What follows belongs to an exercise in optimizing a design on an open flow for small area, a short achievable clock period and few clock cycles per item; a production flow would make more cautious choices.
At most, simulation tests tie the RTL to the original design; equivalence was not proved.
The series may have gaps, and a smaller design here may also do less where the tests do not look.
Only the layout flow was run in run 2; the RTL was not checked for function there.

$ cat flow/design.v
`timescale 1ns / 1ps
module fixedPointSquareroot(
    input [22:0] Y,
    output wire [23:0] result
);
    wire [23:0] Y_new = {1'b1, Y};  
    wire [5:0] Y_cap = Y[22:17];
    reg [8:0] R_LUT [0:63];
    reg [27:0] M_LUT [0:63];
    initial begin
        $readmemb("lutR.mem", R_LUT);
        $readmemb("lutM.mem", M_LUT);
    end
    wire [8:0] R = R_LUT[Y_cap];
    wire [27:0] M = M_LUT[Y_cap];
    wire [31:0] product = R * Y_new;
    wire [23:0] A_raw = product[31:8] - 24'h800000;
    wire [23:0] A = A_raw[23] ? (~A_raw + 1'b1) : A_raw;  
    wire [6:0] A2 = A[15:9];
    wire [6:0] A3 = A[8:2];
    wire [23:0] A2_square = (A2 * A2) >> 5;
    wire [23:0] A2_cube = (A2 * A2 * A2) >> 19;
    wire [23:0] A2_A3_prod = (A2 * A3) >> 12;
    wire [23:0] term1 = 24'h800000;
    wire [23:0] term2 = A_raw[23] ? (A >> 1) : ({2'b0, A[23:1]});
    wire [23:0] term3 = A2_square >> 3;
    wire [23:0] term4 = A2_A3_prod >> 2;
    wire [23:0] term5 = A2_cube >> 4;
    wire [23:0] B = A_raw[23]
        ? (term1 - term2 - term3 - term4 - term5)
        : (term1 + term2 - term3 - term4 + term5);
    wire [50:0] prod = M * B;
    assign result = prod[50:27];
endmodule
`timescale 1ns / 1ps
module SquareRoot(
    input clk,
    input rst,
    input in_valid,
    input [31:0] floating_point_in,
    output out_valid,
    output reg [31:0] result
);
    reg [31:0] x_q;
    reg        v_q;
    always @(posedge clk) begin
        if (rst) v_q <= 1'b0;
        else     v_q <= in_valid;
        x_q <= floating_point_in;
    end
    assign out_valid = v_q;
    wire sign = x_q[31];
    wire [7:0] exponent = x_q[30:23];
    wire [22:0] mantissa = x_q[22:0];
    wire is_nan = (exponent == 8'hFF) && (mantissa != 0);
    wire is_pos_inf = (sign == 1'b0) && (exponent == 8'hFF) && (mantissa == 0);
    wire is_neg_inf = (sign == 1'b1) && (exponent == 8'hFF) && (mantissa == 0);
    wire is_zero = (exponent == 8'h00) && (mantissa == 0);
    wire [8:0] exp_sum = {1'b0, exponent} + 9'd127;
    wire [7:0] sqrt_exponent = exp_sum[8:1];
    wire [23:0] fixed_sqrt_result;
    fixedPointSquareroot sqrt_inst (
        .Y(mantissa),
        .result(fixed_sqrt_result)
    );
    parameter ROOT2 = 24'hB504F3;  
    reg [23:0] sqrt_mantissa;
    reg [46:0] product;
    always @* begin
        sqrt_mantissa = fixed_sqrt_result;
        product = 47'd0;
        if (exponent[0] == 0) begin
            product = (sqrt_mantissa * ROOT2);
            sqrt_mantissa = product[46:23] + 1'b1;
        end
        if (is_nan) begin
            result = 32'h7FC00000;
        end else if (is_pos_inf) begin
            result = 32'h7F800000;
        end else if (is_neg_inf) begin
            result = 32'h7FC00000;
        end else if (is_zero) begin
            result = 32'h00000000;
        end else if (sign == 1) begin
            result = 32'h7FC00000;
        end else begin
            result = {1'b0, sqrt_exponent, sqrt_mantissa[22:0]};
        end
    end
endmodule
$ cat flow/lutM.mem
1000000000000000000000000000
1000000100000011000010100010
1000001000001100010100100100
1000001100011100000110011000
1000010000110010101001010001
1000010100001000001010100100
1000010111100001110001110101
1000011100001010100001101110
1000011111101110001101110111
1000100011010110011101110010
1000100111000011011011010110
1000101010110101010000111001
1000101110101100001001010001
1000110010101000001111110110
1000110101010011010011110010
1000111001011000100010001111
1000111101100011100000001001
1001000000011000110001100110
1001000100101101110010100111
1001000111101001111110010010
1001001010101001000010110010
1001001111001101001110100010
1001010010010011110110010110
1001010101011101101000011110
1001011000101010101010010100
1001011011111011000001100010
1001011111001110110011111110
1001100010100110000111101100
1001100110000001000011000000
1001101001011111101100011110
1001101101000010001010111011
1001110000101000100101011101
1001110100010011000011011101
1001111000000001101100101000
1001111001111010100111111001
1001111101101111110000111111
1010000001101001011001111100
1010000011100111111101001001
1010000111101000100110110001
1010001001101010101111100011
1010001101110010101111001101
1010001111111000101000100111
1010010100001000010101001011
1010010110010010001011000010
1010011010101001111100111100
1010011100110111111011111001
1010100001011000001101010100
1010100011101010100010111010
1010100101111110011000100011
1010101010101010101010101010
1010101101000011001010100100
1010101111011101010001011000
1010110001111001000000111011
1010110100010110011011000110
1010111001010110010110111100
1010111011111000111100100101
1010111110011101010100110011
1011000001000011100001101100
1011000011101011100101011011
1011000110010101100010010000
1011001001000001011010011011
1011001011101111010000010101
1011001110011111000110010111
1011010001010000111111000000
$ cat flow/lutR.mem
100000000
011111100
011111000
011110100
011110000
011101101
011101010
011100110
011100011
011100000
011011101
011011010
011010111
011010100
011010010
011001111
011001100
011001010
011000111
011000101
011000011
011000000
010111110
010111100
010111010
010111000
010110110
010110100
010110010
010110000
010101110
010101100
010101010
010101000
010100111
010100101
010100011
010100010
010100000
010011111
010011101
010011100
010011010
010011001
010010111
010010110
010010100
010010011
010010010
010010000
010001111
010001110
010001101
010001100
010001010
010001001
010001000
010000111
010000110
010000101
010000100
010000011
010000010
010000001
$ cat flow/run.sh
#!/bin/bash
# synth_recipe.tcl (not shown) runs the flow's synth.tcl, then flattens the netlist and writes it again
# the make line also repeats each setting of config.mk as NAME=value (left out here)
make -C /OpenROAD-flow-scripts/flow DESIGN_CONFIG=/design/flow/config.mk WORK_HOME=/design/flow/orfs CLKGATE_MAP_FILE= SYNTH_SCRIPT=/design/flow/synth_recipe.tcl finish
$ cat flow/config.mk
export PLATFORM = sky130hd
export DESIGN_NAME = SquareRoot
export DESIGN_NICKNAME = SquareRoot
export VERILOG_FILES = /design/flow/design.v
export SDC_FILE = /design/flow/constraint.sdc
export NUM_CORES = 4
export LEC_CHECK = 0
export CAP_MARGIN = 20
export CORE_MARGIN = 2
export CORE_UTILIZATION = 40
export SLEW_MARGIN = 20
$ cat flow/constraint.sdc
create_clock -name core_clock -period 35.0 [get_ports {clk}]
set_input_delay 7.0000 -clock core_clock [delete_from_list [all_inputs] [get_ports {clk}]]
set_output_delay 7.0000 -clock core_clock [all_outputs]
set_load 0.01 [all_outputs]
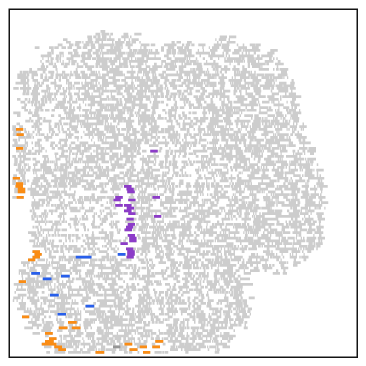
**Above:** run 1 (sequential cells colored by netlist name).
(1 px per um) Other sequential cells in the stronger gray, the rest of the logic in the fainter gray.
[`x_q`] orange | flops: 32
[`sqrt_inst.R`] blue | flops: 9 | where: south-west
[`sqrt_inst.M`] purple | flops: 26
not colored: 1
final core occ: 43.7%
Sequential cell area: 1420 sq um

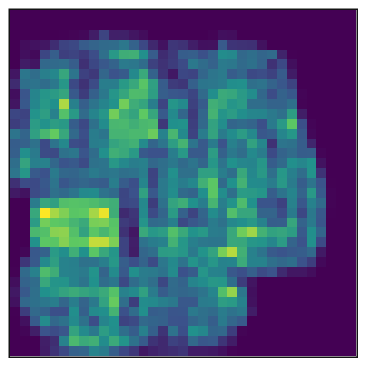
**Above:** run 1 (wiring heat map).
(1 px per um) The die is cut into 35 by 35 equal tiles; dark purple is low, yellow is high, scaled to the fullest tile. Values are wire area over tile area, all layers added.
emptiest ninth of the die: south-east
fullest tile: 0.65
tiles over half the peak: 19%
mean over tiles: 0.19
nearly empty tiles: 26%

==> summary.txt, run 1 <==
Run status
  • Outcome: timing/DRC/antenna clean

Worst setup path
  • Critical Path Most Common Cell: fa_1
  • CP bufs+invs: 21
  • CP Max Fanout: 16
  • Crit path DAT: 26800 ps
  • Slowest CP cell: dfxtp_1
  • Worst setup path class: reg2out
  • CP required: approximately 28000 ps
  • CP delay by family, top: adder cells
  • CP Capture Type: output pin
  • Worst path max stage delay: 670 ps

Floorplanning
  • DIE AREA: 120000 sq um
  • Core Rows: about 130
  • Core area: between 100000 and 150000 sq um
  • Die W: 346 um
  • Io pins: 68
  • Initial core utilization: 40.4%

Timing
  • Final period util: 96.6%
  • Fin. Hold Viols: 0
  • Setup TNS: 0 ps
  • Final Setup Violations: 0
  • Worst Setup Slack, final: 1200 ps
  • Minimum clock period after layout: 33800 ps
  • Max-slew headroom: about a quarter

Routing
  • Final WL: roughly 140 mm
  • Antenna Nets Post-Route: 0
  • Pre-Repair DR Iteration Count: 6
  • Initial DRC Count: between 2k and 3k
  • Avg WL per Cell: 19.6 um

Logic synthesis
  • Most frequent cell after synthesis: inv_1
  • Top post-synthesis cells by area: fa_1 38%, ha_1 15%, inv_1 9.8%, nand2_1 5.7%, and2_1 4.3%
  • Top cell type's share of synthesized area: 37.6%
  • Ys async rst share: 0%
  • Synth cell types: 99
  • Top cell type by total area after synthesis: fa_1
  • Synth cell count leaders: 1220 x inv_1, 881 x fa_1, 712 x nand2_1, 574 x ha_1, 324 x and2_1
  • Sequential cell area fraction in the yosys report: 2.90%
  • Synthesized Nets: 7131

Clock tree
  • CTS sink cnt: 68
  • Total CTS buffers: 9
  • CTS tree: done
  • Clock buffer depth: 2
  • CTS Root Cell: clkbuf_16
  • Htree depth: 3

Global route
  • Global-route wire length before repair: about 230 mm
  • Largest net degree at the start of global routing: 87
  • Vias in the first global route: 40.1k

Placed design
  • Placer Congestion: 0.948
  • DP Worst Slack: -591 ps
  • Post-DP HPWL: about 110 mm

Layout
  • P&R area growth vs syn: 8.39%
  • # nets final: just over 7k

Run
  • Total of max-cap violations: 0
Testbench counts for the RTL of run 1, summed over its fixed seeds: cycles 16,008, items 16,000.
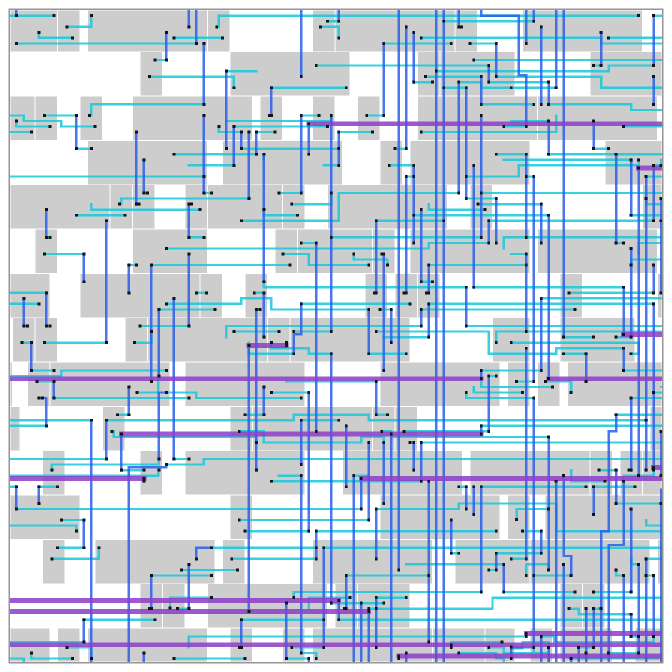
**Above:** run 1 (close-up of the layout).
Region (67, 240) to (107, 280) um. Cells in gray, sequential cells in the stronger gray; small squares are vias.
[met1] cyan
[met2] blue
[met3] purple
sequential cells in the window: 0
most frequent: inv_1 (50), fa_1 (34), ha_1 (10)
cells with their middle in the window: 105

-- run 1: metal layers --
layer  vias to the layer above  global-route usage (%)  share of wire, %
li1                      17500                       -                 -
met5                         -                       0                 0
met4                         0                    5.68               2.4
met2                      1409                    37.0                44
met3                       202                    3.30               7.3
met1                     19100                    34.8                46
-- run 1: placed cells by master (no fill, tap or decap), drive strengths merged, types with 68 or more instances in the layout --
master	count
and2	324
a21o	80
dfxtp	68
inv	1221
nor2	244
ha	574
xnor2	127
o21ai	160
xor2	88
fa	881
buf	161
nand2	713
a21oi	222
-- run 1: layout make-up --
| class | count | area (sq um) |
|---|---|---|
| fillers | 11600 | 65400 |
| multi-input cells | 4098 | 40700 |
| inverters | 1224 | 4590 |
| well taps | 1524 | 1910 |
| repair buffers | 223 | 1890 |
| flip-flops and latches | 68 | 1420 |
| clock buffers | 12 | 256 |
| clock inverters | 4 | 32.5 |
| diodes | 1 | 2.50 |
-- run 1: sequential cells by signal (all words and copies together), names as in the netlist --
signal       cells
v_q              1
sqrt_inst.R      9
x_q             32
sqrt_inst.M     26
-- run 1: path summary, 6_finish.rpt --
path	from	endpoint	slack [ps]	depth (start not counted)
setup / recovery	x_q[0]	result[21]	1200	101
hold / removal	floating_point_in[4]	x_q[4]	7050	1
-- run 1: through the flow --
| stage | hold WS, ps | instances | area, sq um |
|---|---|---|---|
| finish | 7050 | 7154 | 50800 |
| CTS | 7050 | 7124 | 50000 |
| detailed placement | 7450 | 7104 | 49600 |
| global placement | 7450 | 7104 | 49600 |
| global route | 7060 | 7153 | 50800 |
| floorplan | 7030 | 5641 | 46900 |
-- run 1: kinds of logic (layout without fill, tap and decap cells) --
group	after synthesis	after routing	synth area share, %
simple gates	1614	1614	16.4
mux	40	40	0.971
fa+ha+maj	1455	1455	52.9
buf+inv	1475	1463	11.8
flops	68	68	2.90
other cells	1	2	0.00800
xor+xnor	215	215	4.05
compound gates	773	773	10.9
-- run 1: what timing repair did --
| action | CTS | global route |
|---|---|---|
| endpoints found under the setup margin | 16 | 21 |
| buffers inserted | 4 | 28 |
| resized for setup | 35 | 138 |
| pin swaps | 5 | 19 |
--- run 2: outline of the changes from run 1 ---
flow/design.v: 90 -> 2163 lines; modules unchanged: 0
  sqrt_s1: new, 437 lines
  sqrt_s2: new, 9 lines
  sqrt_s3: new, 1333 lines
  sqrt_s4: new, 322 lines
  SquareRoot: edited, 55 -> 60 lines
  removed: fixedPointSquareroot
==> module sqrt_s2 as of run 2 <==
module sqrt_s2(input [17:0] ar, output [17:0] d);
wire neg = ar[17];
wire [17:0] aabs = neg ? (18'd0 - ar) : ar;
wire [6:0] a2 = aabs[15:9];
wire [13:0] sq = a2 * a2;
wire [5:0] t3 = sq[13:8];
wire [17:0] sd = {ar[17], ar[17:1]} + {17'd0, neg & ar[0]};
assign d = sd - {12'd0, t3};
endmodule
==> module SquareRoot as of run 2 <==
module SquareRoot(
    input clk,
    input rst,
    input in_valid,
    input [31:0] floating_point_in,
    output out_valid,
    output [31:0] result
);
    reg [0:0] v;
    always @(posedge clk) begin
        if (rst) v <= 1'd0;
        else v <= in_valid;
    end
    assign out_valid = v[0];
    wire [31:0] x_x = floating_point_in;
    reg [31:0] x_x_q;
    always @(posedge clk) begin
        x_x_q <= x_x;
    end
    wire sign = x_x_q[31];
    wire [7:0] expo = x_x_q[30:23];
    wire [22:0] mant = x_x_q[22:0];
    wire e_ff = (expo == 8'hFF);
    wire m_z = (mant == 23'd0);
    wire e_z = (expo == 8'h00);
    wire is_zero = e_z & m_z;
    wire kill = e_ff | is_zero | sign;
    wire qnan = e_ff ? (~m_z | sign) : ~is_zero;
    wire [8:0] exp_sum = {1'b0, expo} + 9'd127;
    wire [7:0] eo = kill ? (is_zero ? 8'h00 : 8'hFF) : exp_sum[8:1];
    wire [17:0] ar0;
    sqrt_s1 u1(.m(mant), .ar(ar0));
    wire [7:0] eo_a = eo;
    wire [0:0] k_a = kill;
    wire [0:0] qn_a = qnan;
    wire [0:0] e0_a = expo[0];
    wire [17:0] ar_a = ar0;
    wire [5:0] ix_a = mant[22:17];
    wire [17:0] d0;
    sqrt_s2 u2(.ar(ar_a), .d(d0));
    wire [7:0] eo_b = eo_a;
    wire [0:0] k_b = k_a;
    wire [0:0] qn_b = qn_a;
    wire [0:0] e0_b = e0_a;
    wire [17:0] d_b = d0;
    wire [5:0] ix_b = ix_a;
    wire [21:0] g0;
    sqrt_s3 u3(.idx(ix_b), .d(d_b), .g(g0));
    wire [7:0] eo_c = eo_b;
    wire [0:0] k_c = k_b;
    wire [0:0] qn_c = qn_b;
    wire [0:0] e0_c = e0_b;
    wire [21:0] g_c = g0;
    wire [22:0] me0;
    sqrt_s4 u4(.g(g_c), .me(me0));
    wire [22:0] mf = e0_c ? {1'b0, g_c} : me0;
    wire [30:0] res0 = {eo_c, k_c ? {qn_c, 22'd0} : mf};
    wire [30:0] res_o = res0;
    assign result = {1'b0, res_o};
endmodule
removed: flow/lutM.mem
removed: flow/lutR.mem
==> summary.txt, run 2 <==
Timing
  • Final period util: 96.3%
  • Minimum clock period after layout: approximately 34000 ps
  • Max-slew headroom: about a third
  • Slew Viols, Final: 0
  • Maximum clock rate: 0.0297 GHz
  • Slew of the pin with the lowest slew margin: 972 ps
  • Fin. Hold Viols: 0
  • Final Setup Violations: 0

Logic synthesis
  • Synthesis Warnings: 1
  • Most frequent cell after synthesis: inv_1
  • Synthesized Nets: 4706
  • Main synth FF type: dfxtp_1
  • Post-synth EDFFs: 0
  • Mapped Area: slightly above 30000 sq um
  • Synthesized area per cell: 8.14 sq um
  • Top cell type by total area after synthesis: fa_1
  • Register bit total from synthesis: 33
  • Top cell type's share of synthesized area: 40.1%
  • Synth Instances: 3797
  • Ys async rst share: 0%
  • Sequential cell area fraction in the yosys report: between 2 and 2.5%
  • Top post-synthesis cells by area: fa_1 40%, ha_1 10%, inv_1 9.7%, nand2_1 5.4%, nor2_1 3.8%
  • Synth cell count leaders: 795 x inv_1, 619 x fa_1, 443 x nand2_1, 315 x nor2_1, 255 x ha_1
  • Synth cell types: approximately 110

Global route
  • Vias in the first global route: 27.5k
  • Met1 GRT Util: 34.0%
  • Largest net degree at the start of global routing: 57
  • Congestion Overflow GR: 0
  • Global-route wire length before repair: 156 mm
  • Initial antenna violation count: 0
  • GR Util met2: between 40% and 50%
  • Global-route met3 utilization: 4.76%
  • Top Usage Layer GRT: met2

Run status
  • Outcome: timing/DRC/antenna clean

Layout
  • Commonest non-fill, non-tap cell in the layout: inv_1
  • Antenna Cells: 0
  • Reg with most FFs: x_x_q
  • # nets final: 4742
  • Max reg flops: 32
  • Most frequent cells in the layout: 791 x inv_1, 619 x fa_1, 443 x nand2_1
  • Share of post-route cells with drive strength above 1: 6.47%
  • Final core occ: between 40% and 50%

Worst setup path
  • Slowest CP cell: xnor2_4
  • Critical Path Most Common Cell: fa_1
  • Crit path DAT: 26700 ps
  • CP Max Fanout: 21
  • CP bufs+invs: 22
  • Worst setup SP type: register
  • Worst path max stage delay: 680 ps
  • CP delay by family, top: adder cells
  • CP required: between 20000 and 30000 ps
  • CP Capture Type: output pin
  • Worst setup path class: reg2out

Floorplanning
  • Io pins: 68
  • Initial core utilization: 40.5%
  • Core area: 76200 sq um
  • DIE AREA: 79500 sq um

Placed design
  • Post-DP HPWL: approximately 78 mm
  • Placed Area: around 33000 sq um
  • Placer Congestion: 0.997
  • I/O Buffers: 66
  • Post-Place Cells: a little under 5k

Clock tree
  • Clock buffer depth: 2
  • Total CTS buffers: 5
  • CTS Root Cell: clkbuf_16
  • Htree depth: 2
  • Clk slew on worst S/H paths: approximately 90 ps
  • CTS sink cnt: 33
  • CTS tree: done

Routing
  • Avg WL per Cell: 20.3 um
  • Initial DRC Count: 2444
  • Pre-Repair DR Iteration Count: 8
  • Drt drc: 0
  • DR vias: 26.4k
  • Antenna Nets Post-Route: 0
  • Via/cell ratio: between 5 and 6

Worst hold path
  • Worst Hold Depth: 1
  • Hold EP: x_x_q[10]
  • Hold Crit Start: floating_point_in[10]
  • Hold/Removal Path Class: in2reg

Run
  • Total of max-cap violations: 0
run 2: changes by cell type in the layout (fill, tap and decap cells not counted), moves of 20 or more:
| cell | previous run | this run |
|---|---|---|
| nand2_1 | 710 | 443 |
| buf_4 | 149 | 121 |
| inv_1 | 1218 | 791 |
| a211oi_1 | 46 | 26 |
| and2_1 | 324 | 138 |
| fa_1 | 881 | 619 |
| xnor2_1 | 106 | 80 |
| ha_1 | 560 | 255 |
| xor2_1 | 77 | 28 |
| nor2_1 | 239 | 313 |
run 2: timing repair:
| action | CTS | global route |
|---|---|---|
| setup endpoints to repair | 2 | 23 |
| buffers inserted | 0 | 22 |
| resized for setup | 1 | 29 |
| pin swaps | 0 | 3 |
| hold buffers | 0 | 0 |
run 2: final cells by class:
class / count / area [sq um]
Clock buffer: 5 / 125
Clock inverter: 3 / 68.8
Fill cell: 7648 / 42700
Inverter: 813 / 3070
Multi-Input combinational cell: 2789 / 26700
Sequential cell: 33 / 673
Tap cell: 1030 / 1290
Timing Repair Buffer: 191 / 1620
run 2: worst max path at each step:
stage	from	end	slack, ps	depth (start not counted)
finish	x_x_q[17]	result[17]	1300	105
global route	x_x_q[17]	result[17]	-50	109
CTS	x_x_q[18]	result[22]	330	110
detailed placement	x_x_q[18]	result[22]	370	110
global placement	x_x_q[18]	result[22]	730	110
floorplan	x_x_q[19]	result[17]	2930	103
run 2: stage by stage:
stage | hold WS [ps] | setup TNS (ps) | setup WS (ps)
final | 7090 | 0 | 1300
after global routing | 7090 | -54.4 | -47.5
after CTS | 7090 | 0 | 327
after detailed placement | 7440 | 0 | 366
after global placement | 7440 | 0 | 735
after floorplan | 7030 | 0 | 2930
run 2: kinds of logic after synthesis:
family          count (synthesis)  synth area share [%]
compound gates                634                  13.6
flops                          33                  2.14
buf+inv                       975                  12.1
mux                            27                  1.10
other cells                     1                0.0121
xor+xnor                      126                  3.84
fa+ha+maj                     877                  50.5
simple gates                 1124                  16.7
run 2: routing by layer:
metal / up-vias / part of all wire (%)
met5: - / 0
met4: 0 / 4.3
met3: 279 / 9.0
met2: 1316 / 45
met1: 12900 / 42
li1: 11900 / -
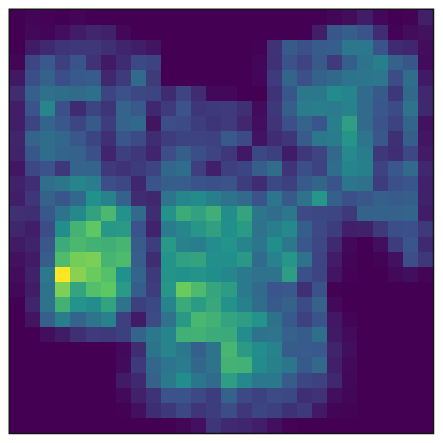
**Above:** run 2 (wiring heat map).
(1.5 px per um) The die is cut into 28 by 28 equal tiles; dark purple is low, yellow is high, scaled to the fullest tile. Values are wire area over tile area, all layers added.
tiles over half the peak: 9.7%
nearly empty tiles: 24%
mean over tiles: 0.21
emptiest ninth of the die: south-east
final WL: 98.8 mm
Global Route Usage Sum: 25.3%

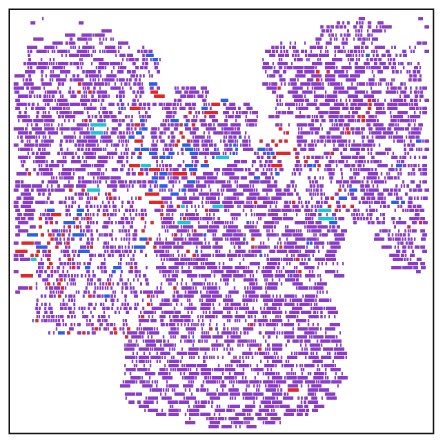
**Above:** run 2 (sizing map).
(1.5 px per um)
[drive 1 or less] purple | cells: 3586 | share: 94%
[drive 2] blue | cells: 89 | share: 2.3%
[drive 6 and up] cyan | cells: 11 | share: 0.29%
[drive 3 to 4] red | cells: 148 | share: 3.9%
P&R area growth vs syn: 8.49%
Non-CTS buffers: 191

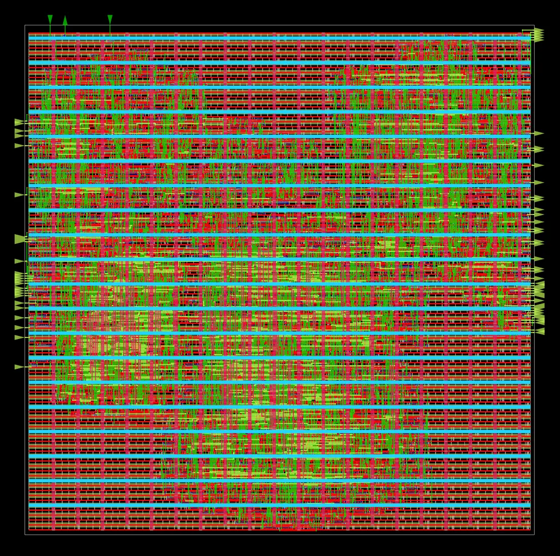
**Above:** run 2 (the whole layout, all layers).
Core Rows: 101
Die W: 282 um
non-filler cells, final: 4864
final instance area: 33500 sq um

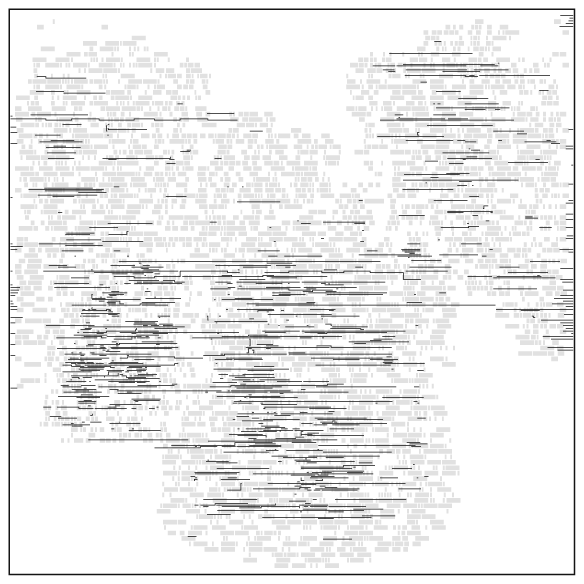
**Above:** run 2 (the metal 3 layer).
(2 px per um) Cells faint in the background.
wire length on this layer: 8920 um
longest straight run: 131 um

## separate check: timing with driven ports
No port has a modelled driver above. Below, the same layouts with a new extraction and two added sets of constraints.
Step 1, drivers: a clkbuf_16 drives clk and a buf_2 each remaining input, both assumed.
Step 2 also shifts input and output timing later by t, the mid clock arrival at the registers, as if the neighbouring blocks saw the same clock.
Three values: ideal ports, drivers, drivers and shift; two values: the first two.
| run | shift t [ns] | setup WS [ns] | pins driven straight from the clock port |
|---|---|---|---|
| run 1 | 0.418 | 1.201 / 1.153 / 1.571 | 1 |
| run 2 | 0.385 | 1.301 / 1.247 / 1.632 | 1 |
After both steps every run listed still meets setup and hold.
